This is an optimization exercise on Yosys and OpenROAD, whose aim is small area, not a production implementation.
Only the layout flow was run in this run; the RTL was not checked for function there.

==> flow/design.v <==
`timescale 1ns / 1ps
module DigitalClock(
  input clk_2MHz,
  input s1_async,
  input s2_async,
  input s3_async,
  input s4_async,
  input s5_async,
  input reset,
  output [6:0] d1,
  output [6:0] d2,
  output [6:0] d3,
  output [6:0] d4,
  output [6:0] d5,
  output [6:0] d6
    );
  wire mode, set, op1, op2, free;
  SignalSynchronizer SS(clk_2MHz, s1_async, s2_async, s3_async, s4_async, s5_async, reset, mode, set, op1, op2, free);
  parameter MODE_CLOCK = 2'd0;
  parameter MODE_ALARM = 2'd1;
  parameter MODE_STOP = 2'd2;
  reg [1:0] currMode;
  always @(posedge clk_2MHz or posedge reset) begin
    if (reset) begin
      currMode <= MODE_CLOCK;
    end
    else if (mode) begin
      case (currMode)
        MODE_CLOCK : currMode <= MODE_ALARM;
        MODE_ALARM : currMode <= MODE_STOP;
        MODE_STOP : currMode <= MODE_CLOCK;
        default : currMode <= MODE_CLOCK;
      endcase
    end
  end
  wire [6:0] clockHH, clockMM, clockSS;
  wire [6:0] alarmHH, alarmMM, alarmSS;
  wire [6:0] stopHH, stopMM, stopSS;
  wire [5:0] clockFlick, alarmFlick;
  wire [20:0] realTime, alarmTime;
  wire RINGING = (realTime == alarmTime);
  wire clockSETTING, alarmSETTING;
  wire clockAP, alarmAP;
  ClockMode clock((currMode == MODE_CLOCK), clk_2MHz, reset, set, op1, op2, RINGING, clockSETTING, clockAP, clockHH, clockMM, clockSS, clockFlick, realTime);
  AlarmMode alarm((currMode == MODE_ALARM), clk_2MHz, reset, set, op1, op2, clockAP, alarmSETTING, alarmAP, alarmHH, alarmMM, alarmSS, alarmFlick, alarmTime);
  StopMode stopwatch((currMode == MODE_STOP), clk_2MHz, reset, set, op1, stopHH, stopMM, stopSS);
  wire [6:0] outHH, outMM, outSS;
  wire [5:0] outFlick;
  wire outAP;
  reg [6:0] finalHH, finalMM, finalSS;
  reg [5:0] finalFlick;
  reg finalAP;
  always @(*) begin
    case (currMode)
      MODE_CLOCK: begin
        finalHH = clockHH;
        finalMM = clockMM;
        finalSS = clockSS;
        finalFlick = clockFlick;
        finalAP = clockAP;
      end
      MODE_ALARM: begin
        finalHH = alarmHH;
        finalMM = alarmMM;
        finalSS = alarmSS;
        finalFlick = alarmFlick;
        finalAP = alarmAP;
      end
      MODE_STOP: begin
        finalHH = stopHH;
        finalMM = stopMM;
        finalSS = stopSS;
        finalFlick = 6'b000000;
        finalAP = 0;
      end
      default: begin
        finalHH = clockHH;
        finalMM = clockMM;
        finalSS = clockSS;
        finalFlick = clockFlick;
        finalAP = clockAP;
      end
    endcase
  end
  assign outHH = finalHH;
  assign outMM = finalMM;
  assign outSS = finalSS;
  assign outFlick = finalFlick;
  assign outAP = finalAP;
  wire [3:0] H1, H2, M1, M2, S1, S2;
  wire [6:0] D1, D2, D3, D4, D5, D6;
  ProcessTT processTT(outAP, (currMode == MODE_STOP), outHH, outMM, outSS, H1, H2, M1, M2, S1, S2);
  BCHto7SegmentDecoder digit1(H1, D1);
  BCHto7SegmentDecoder digit2(H2, D2);
  BCHto7SegmentDecoder digit3(M1, D3);
  BCHto7SegmentDecoder digit4(M2, D4);
  BCHto7SegmentDecoder digit5(S1, D5);
  BCHto7SegmentDecoder digit6(S2, D6);
  DigitFlicker digitFlicker(clk_2MHz, reset, outFlick, D1, D2, D3, D4, D5, D6, d1, d2, d3, d4, d5, d6);
endmodule
`timescale 1ns / 1ps
module SignalSynchronizer(
  input clk,
  input sw1_async, 
  input sw2_async, 
  input sw3_async, 
  input sw4_async, 
  input sw5_async, 
  input reset,
  output sw1,
  output sw2,
  output sw3,
  output sw4,
  output sw5
);
PulseGenerator P1(clk, sw1_async, reset, sw1);
PulseGenerator P2(clk, sw2_async, reset, sw2);
PulseGenerator P3(clk, sw3_async, reset, sw3);
PulseGenerator P4(clk, sw4_async, reset, sw4);
PulseGenerator P5(clk, sw5_async, reset, sw5);
endmodule
`timescale 1ns / 1ps
`timescale 1ns / 1ps
module PulseGenerator (
  input clk,
  input input_signal,
  input reset,
  output output_signal
);
  parameter s_0  = 2'd0;
  parameter s_11 = 2'd1;
  parameter s_01 = 2'd2;
  reg[1:0] state; reg[1:0] next_state;
  assign output_signal = (state == s_01) ? 1'b1 : 1'b0;
  always @(*) begin
    case (state)
      s_0:
        next_state = (input_signal == 1'b1) ? s_01 : s_0;
      s_11:
        next_state = (input_signal == 1'b1) ? s_11 : s_0;
      s_01:
        next_state = (input_signal == 1'b1) ? s_11 : s_0;
      default:
        next_state = s_0;
    endcase
  end
  always @(posedge clk) begin
    state <= (reset == 1'b1) ? s_0 : next_state;
  end
endmodule
`timescale 1ns / 1ps
module ClockMode(
  input ASSERT,
  input clk_2MHz,
  input reset,
  input in_set,
  input in_op1,
  input in_op2,
  input in_alarm,
  output out_mode,
  output out_AP,
  output [6:0] outHH,
  output [6:0] outMM,
  output [6:0] outSS,
  output [5:0] out_flick,
  output [20:0] realTime
);
parameter TICKING = 1'b0;  
parameter SETTING = 1'b1;  
reg submode;  
reg displayAP;
assign out_mode = submode;
assign out_AP = displayAP;
reg ringing;  
reg set_reset;
reg set_done;
reg submode_nxt, displayAP_nxt, ringing_nxt, set_reset_nxt, set_done_nxt;
wire LOAD;
wire [6:0] tickHH, tickMM, tickSS;
wire [6:0] setHH, setMM, setSS;
wire [5:0] set_flick;
TimeTicker timeTicker(clk_2MHz, reset, ASSERT&LOAD, setHH, setMM, setSS, tickHH, tickMM, tickSS);
TimeSetter timeSetter(clk_2MHz, reset, set_reset_nxt | set_reset, in_set, in_op1, in_op2, displayAP, setHH, setMM, setSS, set_flick, LOAD);
assign outHH = ((submode == TICKING) ? tickHH : setHH);
assign outMM = ((submode == TICKING) ? tickMM : setMM);
assign outSS = ((submode == TICKING) ? tickSS : setSS);
assign out_flick = ((submode == TICKING) ? (ringing ? 6'b111111 : 6'b000000) : set_flick);
assign realTime = {tickHH, tickMM, tickSS};
always @(*) begin
    submode_nxt = submode;
    displayAP_nxt = displayAP;
    ringing_nxt = ringing;
    set_done_nxt = set_done;
    set_reset_nxt = 0;
    if (in_alarm) ringing_nxt = 1;
    if (ASSERT) begin
		 if (LOAD) begin
			set_done_nxt = 1;
			submode_nxt = TICKING;
		 end
       if (in_set) begin
          case (submode_nxt)
            TICKING: begin
              submode_nxt = SETTING;
              set_reset_nxt = 1;
              set_done_nxt = 0;
            end
            SETTING: ;
            default: ;
          endcase
		  end
        if (submode_nxt == TICKING) begin
           if (in_op1) displayAP_nxt = ~displayAP_nxt;
           if (in_op2) ringing_nxt = 0;
        end
    end
end
always @(posedge clk_2MHz or posedge reset) begin
  if (reset) begin
    submode <= TICKING;
    displayAP <= 0;
    ringing <= 0;
    set_reset <= 1;
    set_done <= 1;
  end
  else begin
    submode <= submode_nxt;
    displayAP <= displayAP_nxt;
    ringing <= ringing_nxt;
    set_reset <= set_reset_nxt;
    set_done <= set_done_nxt;
  end
end
endmodule
`timescale 1ns / 1ps
module AlarmMode(
  input ASSERT,
  input clk_2MHz,
  input reset, 
  input in_set,
  input in_op1,
  input in_op2,
  input in_AP,
  output out_mode,
  output out_AP,
  output [6:0] outHH,
  output [6:0] outMM,
  output [6:0] outSS,
  output [5:0] out_flick,
  output [20:0] alarmTime
);
reg set_reset;
reg setting;
reg displayAP;
reg AON;
reg set_reset_nxt, setting_nxt, displayAP_nxt, AON_nxt;
assign out_mode = setting;
assign out_AP = displayAP;
wire LOAD;
wire [6:0] setHH, setMM, setSS;
wire [6:0] curHH, curMM, curSS;
wire [5:0] set_flick;
TimeKeeper timeKeeper(clk_2MHz, reset, ASSERT&LOAD, setHH, setMM, curHH, curMM, curSS);
TimeSetter timeSetter(clk_2MHz, reset, set_reset_nxt | set_reset, in_set, in_op1, in_op2, displayAP, setHH, setMM, setSS, set_flick, LOAD);
assign outHH = ((AON) ? curHH : ((setting) ? setHH : 7'b1111111));
assign outMM = ((AON) ? curMM : ((setting) ? setMM : 7'b1111111));
assign outSS = ((AON) ? curSS : ((setting) ? setSS : 7'b1111111));
assign out_flick = ((setting) ? set_flick : 6'b000000);
assign alarmTime = ((AON) ? {curHH, curMM, curSS} : 21'd2097151);
always @(*) begin
  displayAP_nxt = displayAP;
  setting_nxt = setting;
  AON_nxt = AON;
  set_reset_nxt = 0;
    if (ASSERT) begin
      if (LOAD) begin
        setting_nxt = 0;
        AON_nxt = 1;
      end
      else begin
        if (in_set) begin
          if (setting == 0) begin
            setting_nxt = 1;
            set_reset_nxt = 1;
            AON_nxt = 0;
          end
			 else begin
				setting_nxt = 1;
			 end
			end
        else begin
          if (setting == 0) begin
            if (in_op1) displayAP_nxt = ~displayAP;
            if (in_op2) AON_nxt = 0;
          end
        end
      end
    end
	 else begin
		displayAP_nxt = in_AP;
	 end
end
always @(posedge clk_2MHz or posedge reset) begin
  if (reset) begin
    displayAP <= 0;
    setting <= 0;
    AON <= 0;
    set_reset <= 1;
  end
  else begin
    displayAP <= displayAP_nxt;
    setting <= setting_nxt;
    AON <= AON_nxt;
    set_reset <= set_reset_nxt;
  end
end
endmodule
`timescale 1ns / 1ps
module StopMode(
  input ASSERT,
  input clk_2MHz,
  input reset,
  input in_set,
  input in_op1,
  output [6:0] outMM,
  output [6:0] outSS,
  output [6:0] outMS
);
reg PAUSE, LOAD;
StopTicker stopTicker(clk_2MHz, reset, 7'b0000000, 7'b00000000, 7'b0000000, LOAD, PAUSE, outMM, outSS, outMS);
always @ (posedge clk_2MHz or posedge reset) begin
  if (reset) begin
    PAUSE <= 1;
    LOAD <= 1;
  end
  else begin
    LOAD <= 0;
    if (ASSERT) begin
      if (in_set) PAUSE <= ~PAUSE;
      else begin
        if (in_op1) begin
          LOAD <= 1;
        end
      end
    end
  end
end
endmodule
`timescale 1ns / 1ps
module TimeKeeper(
  input clk_2MHz,
  input reset,
  input set,
  input [6:0] alarmHH, 
  input [6:0] alarmMM,
  output [6:0] outHH,
  output [6:0] outMM,
  output [6:0] outSS
);
reg [6:0] curHH, curMM;
wire [6:0] curSS = 7'b0000000;
assign outHH = curHH;
assign outMM = curMM;
assign outSS = curSS;
always @(posedge clk_2MHz or posedge reset) begin
  if (reset) begin
    curHH <= 7'b0000000;
    curMM <= 7'b0000000;
  end
  else begin
    if (set) begin
      curHH <= alarmHH;
      curMM <= alarmMM;
    end
  end
end
endmodule
`timescale 1ns / 1ps
module TimeSetter(
  input clk_2MHz,
  input reset, 
  input clear,
  input in_set, 
  input in_inc,
  input in_dec,
  input showAP,
  output [6:0] outHH,
  output [6:0] outMM,
  output [6:0] outSS,
  output [5:0] out_flick,
  output reg load
);
reg [6:0] curHH, curMM, curSS, upHH, downHH, upMM, downMM;
reg [1:0] setState, nextSetState;
reg [5:0] flick;
assign outHH = curHH;
assign outMM = curMM;
assign outSS = curSS;
assign out_flick = flick;
reg nextLoad;
parameter S0 = 2'd0;  
parameter S1 = 2'd1;  
parameter S2 = 2'd2;  
parameter S3 = 2'd3;  
always @(*) begin
  nextSetState = setState + 1;
  if (showAP) begin
    if (nextSetState == S3) begin
      nextSetState = S0;
		nextLoad = 1;
    end
  end
  else begin
    if (nextSetState == S2) begin
      nextSetState = S0;
		nextLoad = 1;
    end
  end
  nextLoad = (nextSetState == S0) ? 1:0;
  if (showAP) begin
    case (setState)
      S0: flick = 6'b100000;
      S1: flick = 6'b001100;
      S2: flick = 6'b000011;
      default: flick = 6'b000000;
    endcase
  end
  else begin
    case (setState) 
      S0: flick = 6'b110000;
      S1: flick = 6'b001100;
      default: flick = 6'b000000;
    endcase
  end
  upHH = curHH;
  downHH =curHH;
  upMM = curMM;
  downMM = curMM;
  if ((setState == S0)&&showAP) begin
    if (curHH < 12) begin
      upHH = curHH + 12;
      downHH = curHH + 12;
    end
    else begin
      upHH = curHH - 12;
      downHH = curHH - 12;
    end
  end
  if (((setState == S1)&&showAP) || ((setState == S0)&&(~showAP)))begin
    if (curHH == 23) upHH = 0;
    else upHH = curHH + 1;
    if (curHH == 0) downHH = 23;
    else downHH = curHH - 1;
  end
  if (((setState == S2)&&showAP) || ((setState == S1)&&(~showAP)))begin
    if (curMM == 59) upMM = 0;
    else upMM = curMM + 1;
    if (curMM == 0) downMM = 59;
    else downMM = curMM - 1;
  end
end
always @(posedge clk_2MHz or posedge reset) begin
  if (reset) begin
    curHH <= 0;
    curMM <= 0;
    curSS <= 0;
    setState <= S0;
    load <= 0;
  end
  else if (clear) begin
    curHH <= 0;
    curMM <= 0;
    curSS <= 0;
    setState <= S0;
    load <= 0;
  end
  else begin
    load <= 0;
    if (in_set) begin
      setState <= nextSetState;
      load <= nextLoad;
    end
    else begin
      if (in_dec) begin
        curHH <= downHH;
        curMM <= downMM;
      end
      else if (in_inc) begin
        curHH <= upHH;
        curMM <= upMM;
      end
    end
  end
end
endmodule
`timescale 1ns / 1ps
module TimeTicker(
  input clk_2MHz,
  input reset,
  input set,
  input [6:0] setHH,
  input [6:0] setMM,
  input [6:0] setSS,
  output [6:0] outHH,
  output [6:0] outMM,
  output [6:0] outSS
    );
wire clk_1Hz;
wire tick_1Hz;
TickSecond tickSecond(clk_2MHz, reset, clk_1Hz, tick_1Hz);
reg [6:0] curHH, curMM, curSS, nextHH, nextMM, nextSS;
assign outHH = curHH;
assign outMM = curMM;
assign outSS = curSS;
always @(*) begin
  nextSS = curSS + 1;
  nextMM = curMM;
  nextHH = curHH;
  if (nextSS == 7'd60) begin
    nextSS = 0;
    nextMM = nextMM + 1;
  end
  if (nextMM == 7'd60) begin
    nextMM = 0;
    nextHH = nextHH +1;
  end
  if (nextHH == 7'd24) begin
    nextHH = 0;
  end
end
always @(posedge clk_2MHz or posedge reset) begin
  if (reset) begin
    curSS <= 0;
    curMM <= 0;
    curHH <= 0;
  end
  else begin
    if (set) begin
      curSS <= setSS;
      curMM <= setMM;
      curHH <= setHH;
    end
    else if (tick_1Hz) begin
      curSS <= nextSS;
      curMM <= nextMM;
      curHH <= nextHH;
    end
  end
end
endmodule
`timescale 1ns / 1ps
module TickSecond(
  input clk_2MHz,
  input reset, 
  output reg clk_1Hz,
  output tick_1Hz
);
  reg [20:0] cnt;
    wire [20:0] cnt_inc = cnt + 1;
  wire wrap = (cnt_inc >= 1000);
  assign tick_1Hz = wrap & ~clk_1Hz;
  always @(posedge clk_2MHz or posedge reset) begin
    if (reset) begin
      cnt <= 0;
      clk_1Hz <= 0;
    end
    else begin
      if (wrap) begin
        clk_1Hz <= ~clk_1Hz;
        cnt <= 0;
      end
      else begin
        cnt <= cnt_inc;
      end
    end
  end
endmodule
`timescale 1ns / 1ps
module TickHundredth(
 input clk_2MHz, 
 input reset,
 output reg clk_100Hz,
  output tick_100Hz
);
reg [20:0] cnt;
  wire [20:0] cnt_inc = cnt + 1;
  wire wrap = (cnt_inc >= 10);
  assign tick_100Hz = wrap & ~clk_100Hz;
  always @(posedge clk_2MHz or posedge reset) begin
    if (reset) begin
      cnt <= 0;
      clk_100Hz <= 0;
    end
    else begin
      if (wrap) begin
        clk_100Hz <= ~clk_100Hz;
        cnt <= 0;
      end
      else begin
        cnt <= cnt_inc;
      end
    end
  end
endmodule
`timescale 1ns / 1ps
module Tick4Flick(
  input clk_2MHz,
  input reset, 
  output reg clk_2Hz
);
  reg [20:0] cnt;
    wire [20:0] cnt_inc = cnt + 1;
  wire wrap = (cnt_inc >= 250);
  always @(posedge clk_2MHz or posedge reset) begin
    if (reset) begin
      cnt <= 0;
      clk_2Hz <= 0;
    end
    else begin
      if (wrap) begin
        clk_2Hz <= ~clk_2Hz;
        cnt <= 0;
      end
      else begin
        cnt <= cnt_inc;
      end
    end
  end
endmodule
`timescale 1ns / 1ps
module StopTicker(
  input clk_2MHz, 
  input reset, 
  input [6:0] setMM, 
  input [6:0] setSS,
  input [6:0] setMS,
  input LOAD,
  input PAUSE,
  output [6:0] outMM,
  output [6:0] outSS,
  output [6:0] outMS
);
wire clk_100Hz, tick_100Hz;
TickHundredth tickHundredth(clk_2MHz, reset, clk_100Hz, tick_100Hz);
reg [6:0] curMM, curSS, curMS, nextMM, nextSS, nextMS;
assign outMM = curMM;
assign outSS = curSS;
assign outMS = curMS;
always @(*) begin
  nextMM = curMM;
  nextSS = curSS;
  nextMS = curMS + 1;
  if (nextMS == 7'd100) begin 
    nextMS = 0;
    nextSS = nextSS + 1;
  end
  if (nextSS == 7'd60) begin
    nextSS = 0;
    nextMM = nextMM + 1;
  end
  if (nextMM == 7'd60) begin
    nextMS = 99;
    nextSS = 59;
    nextMM = 59;
  end
end
always @ (posedge clk_2MHz or posedge reset) begin
  if (reset) begin
    curMM <= 0;
    curSS <= 0;
    curMS <= 0;
  end
  else begin
    if (LOAD) begin
      curMM <= setMM;
      curSS <= setSS;
      curMS <= setMS;
    end
    else if (tick_100Hz && !PAUSE) begin
      curMM <= nextMM;
      curSS <= nextSS;
      curMS <= nextMS;
    end
  end
end
endmodule
`timescale 1ns / 1ps
module ProcessTT( 
  input showAP,
  input leadingZero,
  input [6:0] finalHH,
  input [6:0] finalMM,
  input [6:0] finalSS,
  output [3:0] H1,
  output [3:0] H2,
  output [3:0] M1,
  output [3:0] M2,
  output [3:0] S1,
  output [3:0] S2
);
reg [3:0] h1, h2, m1, m2, s1, s2;
reg [7:0] temp;
reg [3:0] i;
assign H1 = h1;
assign H2 = h2;
assign M1 = m1;
assign M2 = m2;
assign S1 = s1;
assign S2 = s2;
always @(*) begin
  temp = 8'd0;
  i = 4'd0;
  if (finalHH == 7'b1111111) begin
    h1 = 4'd15;
    h2 = 4'd15;
    m1 = 4'd15;
    m2 = 4'd15;
    s1 = 4'd15;
    s2 = 4'd15;
  end
  else begin
    if (showAP) begin
      if (finalHH > 12) begin
        h1 = 4'd12;
        h2 = 4'd14;
		  m1 = 0;
		  m2 = 0;
		  temp = finalHH - 12;
		  for (i = 0; i <10;i = i + 1) begin
			 if (temp >= 10) begin m1 = m1 + 1; temp = temp - 10; end
		  end
			m2 = temp;
      end
      else begin
        h1 = (finalHH == 12) ? 4'd12 : 4'd13;
        h2 = 4'd14;
		  m1 = 0;
		  m2 = 0;
		  temp = (finalHH == 0) ? 12 : finalHH;
		  for(i=0; i<10; i=i+1) begin
				if(temp >= 10) begin m1 = m1+1; temp = temp-10;end
		  end
		  m2 = temp;
      end
		temp = finalMM;
		s1 = 0;
		s2 = 0;
		for (i = 0; i < 10; i = i + 1) begin
			if (temp >= 10) begin s1 = s1 + 1; temp = temp - 10; end
		end
		s2 = temp;
    end
    else begin
		temp = finalHH;
		h1 = 0;
		h2 = 0;
		for (i = 0; i < 10; i = i + 1) begin
			if (temp >= 10) begin h1 = h1 + 1; temp = temp - 10; end
		end
		h2 = temp;
		if (leadingZero) begin
			if (h1 == 0) begin
				h1 = 4'd14;
			end
		end
		temp = finalMM;
		m1 = 0;
		m2 = 0;
		for (i = 0; i < 10; i = i + 1) begin
			if (temp >= 10) begin m1 = m1 + 1; temp = temp - 10; end
		end
		m2 = temp;
		if (leadingZero) begin
			if (m1 == 0) begin
				m1 = 4'd14;
			end
		end
      temp = finalSS;
		s1 = 0;
		s2 = 0;
		for (i = 0; i < 10; i = i + 1) begin
			if (temp >= 10) begin s1 = s1 + 1; temp = temp - 10; end
		end
		s2 = temp;
    end
  end
end
endmodule
`timescale 1ns / 1ps
module DigitFlicker(
  input clk_2MHz,
  input reset,
	input [5:0] flick,
	input [6:0] H1,
	input [6:0] H2,
	input [6:0] M1,
	input [6:0] M2,
	input [6:0] S1,
	input [6:0] S2,
	output reg [6:0] D1,
  output reg [6:0] D2,
  output reg [6:0] D3,
  output reg [6:0] D4,
  output reg [6:0] D5,
  output reg [6:0] D6
    );
  wire clk_flick;
  Tick4Flick tick4flick(clk_2MHz, reset, clk_flick);
  always @(*) begin
    if (clk_flick) begin
      D1 = H1; D2 = H2; D3 = M1; D4 = M2; D5 = S1; D6 = S2;
    end
    else begin
      if (flick[5]) D1 = 7'b0000000;
      else D1 = H1;
      if (flick[4]) D2 = 7'b0000000;
      else D2 = H2;
      if (flick[3]) D3 = 7'b0000000;
      else D3 = M1;
      if (flick[2]) D4 = 7'b0000000;
      else D4 = M2;
      if (flick[1]) D5 = 7'b0000000;
      else D5 = S1;
      if (flick[0]) D6 = 7'b0000000;
      else D6 = S2;
   end
end
endmodule
`timescale 1ns / 1ps
module BCHto7SegmentDecoder (input [3:0] bch, output reg [6:0] display);
    always @ (*) begin
      case (bch)
        4'd0: display = 7'b1111110; 
        4'd1: display = 7'b0110000;
        4'd2: display = 7'b1101101;
        4'd3: display = 7'b1111001; 
        4'd4: display = 7'b0110011; 
        4'd5: display = 7'b1011011; 
        4'd6: display = 7'b1011111; 
        4'd7: display = 7'b1110000; 
        4'd8: display = 7'b1111111; 
        4'd9: display = 7'b1111011; 
	4'd12: display = 7'b1100111;
	4'd13: display = 7'b1110111;
	4'd14: display = 7'b0000000;
	4'd15: display = 7'b0000001;
        default: display = 7'b0000000;
      endcase 
    end
endmodule	
==> flow/run.sh <==
#!/bin/bash
# synth_recipe.tcl (not shown) runs the flow's synth.tcl, then flattens the netlist and writes it again
# the make line also repeats each setting of config.mk as NAME=value (left out here)
make -C /OpenROAD-flow-scripts/flow DESIGN_CONFIG=/design/flow/config.mk WORK_HOME=/design/flow/orfs CLKGATE_MAP_FILE= SYNTH_SCRIPT=/design/flow/synth_recipe.tcl finish
==> flow/config.mk <==
export PLATFORM = sky130hd
export DESIGN_NAME = DigitalClock
export DESIGN_NICKNAME = DigitalClock
export VERILOG_FILES = /design/flow/design.v
export SDC_FILE = /design/flow/constraint.sdc
export NUM_CORES = 4
export LEC_CHECK = 0
export CAP_MARGIN = 20
export CORE_MARGIN = 2
export CORE_UTILIZATION = 40
export SLEW_MARGIN = 20
==> flow/constraint.sdc <==
create_clock -name core_clock -period 30.0 [get_ports {clk_2MHz}]
set_input_delay 6.0000 -clock core_clock [delete_from_list [all_inputs] [get_ports {clk_2MHz}]]
set_output_delay 6.0000 -clock core_clock [all_outputs]
set_load 0.01 [all_outputs]
==> images/layer_met1.png <==
The bar under the picture is 100 um long.
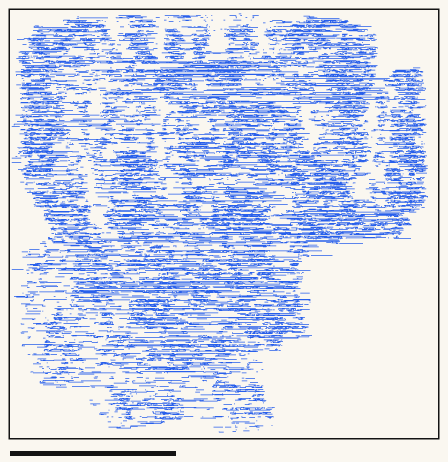
main direction: horizontal
share of all routed wire: 48%
nets with wire on the layer: 3,436
wire length on this layer: 35.3 mm
routed vias: 26,600
global-route track usage on met1: 0.304
WL final: 73,400 um

==> images/layer_met3.png <==
The bar under the picture is 100 um long.
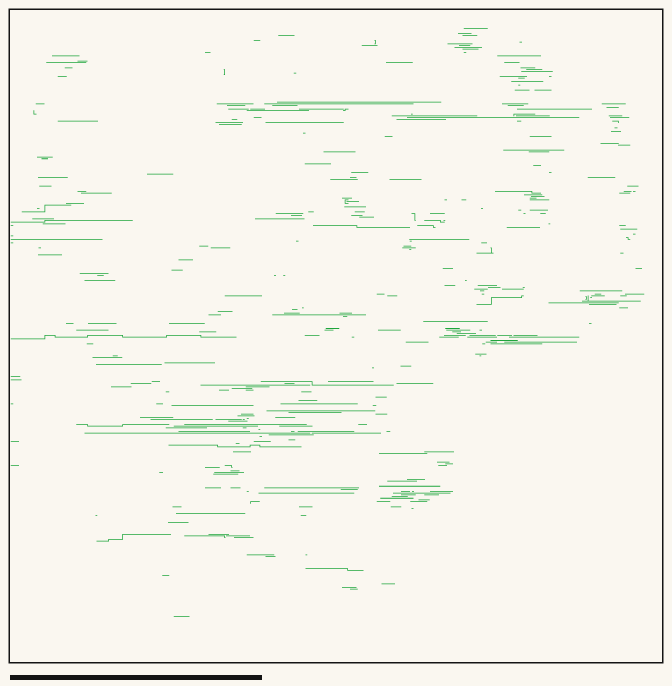
longest straight run: 89.2 um
nets with wire on the layer: 262
main direction: horizontal
share of all routed wire: 4.5%
met3 Resource Use GR: 0.0226

==> flow_metrics.py <==
metrics = {
    "clocking": {
        "cts_buffer_depth": 2,
        "holdBufCountCts": 0,
        "cts.clk_slew.worst_paths_ns": 0.07,
        "h-tree-depth": 4,
        "cts_buffers": 17,
        "clock_latency_ns": 0.45,
        "cts_sinks": 176,
        "cts_resized": 0,
        "tritoncts": "done",
        "cts_setup_buffers": 0,
        "cts_root_buf": "clkbuf_16",
    },
    "route": {
        "wire_per_inst_um": 16.8,
        "vias_per_cell": 6.08,
        "first_pass_iters": 7,
        "ant_nets": 0,
        "drt_iter0_drc": 2168,
        "drc": 0,
    },
    "worst_setup_path": {
        "crit_type": "reg2out",
        "worstPathMaxFanout": 61,
        "arrival_ns": 18.75,
        "max_stage_delay_ns": 0.67,
        "crit_required_ns": 24.00,
        "r2r_slack_ns": 25.83,
        "cp_top_family": "simple AND/OR/NAND/NOR gates",
        "ff2ff_path_depth": 15,
        "crit_path_start_kind": "flip-flop",
        "cp-end-kind": "output pin",
        "r2r-start": "clock.timeTicker.tickSecond.cnt[2]$_DFF_PP0_",
        "cp.buffers_inverters": 13,
        "cp_slowest_cell": "nand4bb_1",
        "regToRegEndpoint": "clock.timeTicker.curMM[3]$_DFFE_PP0P_",
    },
    "layout": {
        "diodes": 0,
        "multi_input_area_sq_um": 20500,
        "ff_latch_area_sq_um": 4370,
        "drive_gt1_frac": 0.0662,
        "syn2layout_area_growth_pct": 7.08,
        "fillCellCount": 6706,
        "utilization": 0.432,
        "final_cell_mix": "nand2_1 (391), nor2_1 (311), a21oi_1 (221), o21ai_0 (205), dfrtp_1 (164)",
        "final_common_cell": "nand2_1",
        "final_area_sq_um": 27800,
        "fin_nets": 3667,
    },
    "worst_hold_path": {
        "holdCritStartpoint": "clock.timeTicker.tickSecond.cnt[0]$_DFF_PP0_",
        "min_path_cells": 1,
        "min_to": "clock.timeTicker.tickSecond.cnt[0]$_DFF_PP0_",
        "hp-class": "reg2reg",
    },
    "floorplan": {
        "pin_count": 49,
        "die_x_um": 259,
        "die-area_sq_um": 66900,
        "num_rows": 93,
        "fp.dieH_um": 259,
        "initial_core_util": 0.404,
        "core_area_sq_um": 64200,
    },
    "timing": {
        "period_share": 0.825,
        "rsz0062_at_grt": "no",
        "slew_headroom": 0.275,
        "drv_slew": 0,
        "setup_viol": 0,
        "worst_pin_slew_ns": 1.07,
        "finalSetupTns_ns": 0,
        "timing.final.hold_violations": 0,
        "setup_slack_ns": 5.25,
        "min_period_ns": 24.75,
        "timing.fmax_mhz": 40.4,
        "clock_skew_ns": 0.0162,
    },
    "placed_design": {
        "dpl_worst_slack_ns": 5.80,
        "portBuffers": 47,
        "dp_hpwl_um": 55800,
        "placed_area_sq_um": 27200,
        "gp_congestion": 0.894,
    },
    "synthesis": {
        "synth-seq-area-share": 0.169,
        "synth_cells": 3520,
        "netlist_area_sq_um": 25900,
        "synth_ff_type": "dfrtp_1",
        "ys_async_sr_fraction": 0.955,
        "ys_seq_elements": 176,
        "yosysUniqueCellTypes": 139,
        "yosysWarnings": 15,
        "avgSynthCellArea_sq_um": 7.36,
        "synth_edf_count": 0,
    },
    "outcome": {
        "outcome": "timing/DRC/antenna clean",
    },
    "global_route": {
        "antenna_found_initial": 0,
        "use_met2": 0.359,
        "grt_max_degree": 69,
        "grt_pass1_wl_um": 124000,
        "top_usage_layer": "met2",
        "overflow": 0,
        "grt_use_total": 0.217,
        "first_global_vias": 24600,
    },
    "flow_run": {
        "maxCapViolations": 0,
    },
}
==> images/ir_drop.png <==
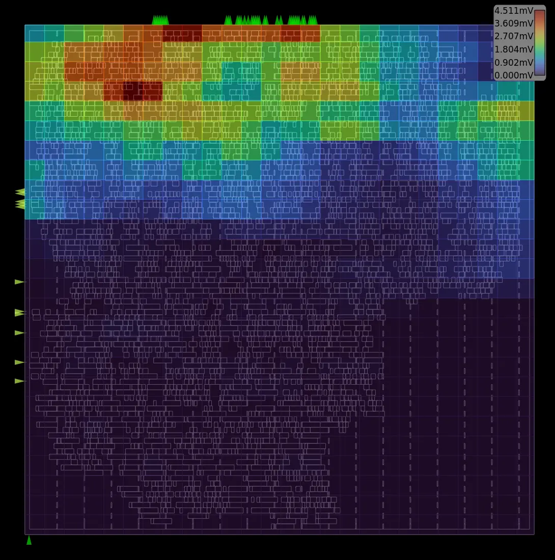

==> Yosys cell counts (15+ instances only) <==
| cell type | instances | area share |
|---|---|---|
| dfrtp_1 | 164 | 0.16 |
| o2bb2ai_1 | 16 | 0.0054 |
| nor4_1 | 31 | 0.0075 |
| and2_1 | 42 | 0.010 |
| a21oi_1 | 221 | 0.043 |
| ha_1 | 156 | 0.075 |
| nor3_1 | 127 | 0.025 |
| a22oi_1 | 19 | 0.0055 |
| nand3_1 | 147 | 0.028 |
| o21ai_1 | 26 | 0.0050 |
| inv_1 | 141 | 0.020 |
| nand2_1 | 391 | 0.057 |
| and3_1 | 53 | 0.013 |
| a311oi_1 | 19 | 0.0064 |
| o211ai_1 | 59 | 0.017 |
| mux2i_1 | 53 | 0.020 |
| o221ai_1 | 16 | 0.0054 |
| buf_2 | 34 | 0.0066 |
| clkbuf_1 | 99 | 0.014 |
| o21a_1 | 32 | 0.0093 |
| o22ai_1 | 33 | 0.0080 |
| o21ai_0 | 206 | 0.040 |
| nand4_1 | 50 | 0.012 |
| nand2b_1 | 31 | 0.0075 |
| or3_1 | 34 | 0.0082 |
| xnor2_1 | 143 | 0.048 |
| nor2_1 | 311 | 0.045 |
| a21o_1 | 33 | 0.0096 |
| o211a_1 | 15 | 0.0058 |
| nor3b_1 | 17 | 0.0049 |
| xor2_1 | 78 | 0.026 |
| a31oi_1 | 69 | 0.017 |
| a21boi_0 | 21 | 0.0061 |
| a211oi_1 | 59 | 0.017 |
| nor2b_1 | 39 | 0.0094 |
| mux2_2 | 43 | 0.019 |
| o31ai_1 | 45 | 0.013 |
| a41oi_1 | 15 | 0.0051 |
| o2111ai_1 | 15 | 0.0051 |
| a211o_1 | 19 | 0.0064 |
==> through the flow <==
| step | hold WS [ns] | cells |
|---|---|---|
| after floorplan | 0.425 | 3560 |
| after global placement | 0.444 | 4339 |
| after detailed placement | 0.442 | 4340 |
| after CTS | 0.452 | 4372 |
| after global routing | 0.478 | 4372 |
| final | 0.449 | 4372 |
==> how the worst max path moves through the flow <==
stage | from | to | slack (ns) | cells after the start
floorplan | currMode[1]$_DFFE_PP0N_ | d5[3] | 9.34 | 77
global placement | currMode[1]$_DFFE_PP0N_ | d5[3] | 6.04 | 72
detailed placement | currMode[0]$_DFFE_PP0N_ | d5[3] | 5.80 | 72
CTS | currMode[0]$_DFFE_PP0N_ | d5[3] | 5.28 | 72
global route | currMode[0]$_DFFE_PP0N_ | d5[3] | 3.69 | 73
finish | currMode[0]$_DFFE_PP0N_ | d5[3] | 5.25 | 72
==> cell type report <==
cell class | count | share of cell area
sequential | 176 | 0.157
clock buffer | 18 | 0.0155
inverter | 153 | 0.0209
tap | 855 | 0.0385
clock inverter | 14 | 0.00442
timing repair buffer | 77 | 0.0250
multi-input combinational | 3079 | 0.738
==> kinds of logic (layout without fill, tap and decap cells) <==
| logic type | count (synthesis) | in the layout | share of synthesized area |
|---|---|---|---|
| XOR/XNOR | 229 | 229 | 0.0807 |
| other | 1 | 41 | 0.000145 |
| AND/OR/NAND/NOR | 1379 | 1379 | 0.263 |
| flip-flops | 176 | 176 | 0.169 |
| multiplexers | 99 | 99 | 0.0405 |
| adder cells (fa/ha/maj) | 158 | 158 | 0.0761 |
| AO/OA/AOI/OAI | 1173 | 1173 | 0.324 |
| buffers and inverters | 305 | 262 | 0.0473 |
==> state kept, by name (all words and copies together), names as in the netlist, 7 cells and up <==
name and cells:
clock.timeTicker.tickSecond.cnt 21, digitFlicker.tick4flick.cnt 21, stopwatch.stopTicker.tickHundredth.cnt 21, alarm.timeKeeper.curHH 7, alarm.timeKeeper.curMM 7, alarm.timeSetter.curHH 7, alarm.timeSetter.curMM 7, clock.timeSetter.curHH 7
clock.timeSetter.curMM 7, clock.timeTicker.curHH 7, clock.timeTicker.curMM 7, clock.timeTicker.curSS 7, stopwatch.stopTicker.curMM 7, stopwatch.stopTicker.curMS 7, stopwatch.stopTicker.curSS 7
==> metal layers <==
layer | part of all wire | wire (um)
met1 | 0.48 | 35300
met2 | 0.46 | 33500
met3 | 0.045 | 3330
met4 | 0.016 | 1170
met5 | 0 | 0

[what the ideal ports hide]
How much do the figures lean on ideal ports? The routed layout below was timed once more, with nothing changed but the port constraints.
Step 1, drivers: a clkbuf_16 drives clk_2MHz and a buf_2 each remaining input, both assumed.
Step 2 also shifts input and output timing later by t, the mid clock arrival at the registers, as if the neighbouring blocks saw the same clock.
Three values: ideal, step 1, step 2; two values: the first two.
t, ns: 0.486
slack for setup (ns): 5.246 / 5.198 / 5.684
worst setup path after step 2: register to output
worst data-port slew with drivers (ns): 0.03
pins driven straight from the clock port: 1
After both steps setup and hold are still met in this run. The setup slack of this run moves by -0.048 ns with the drivers and by +0.438 ns with both steps.
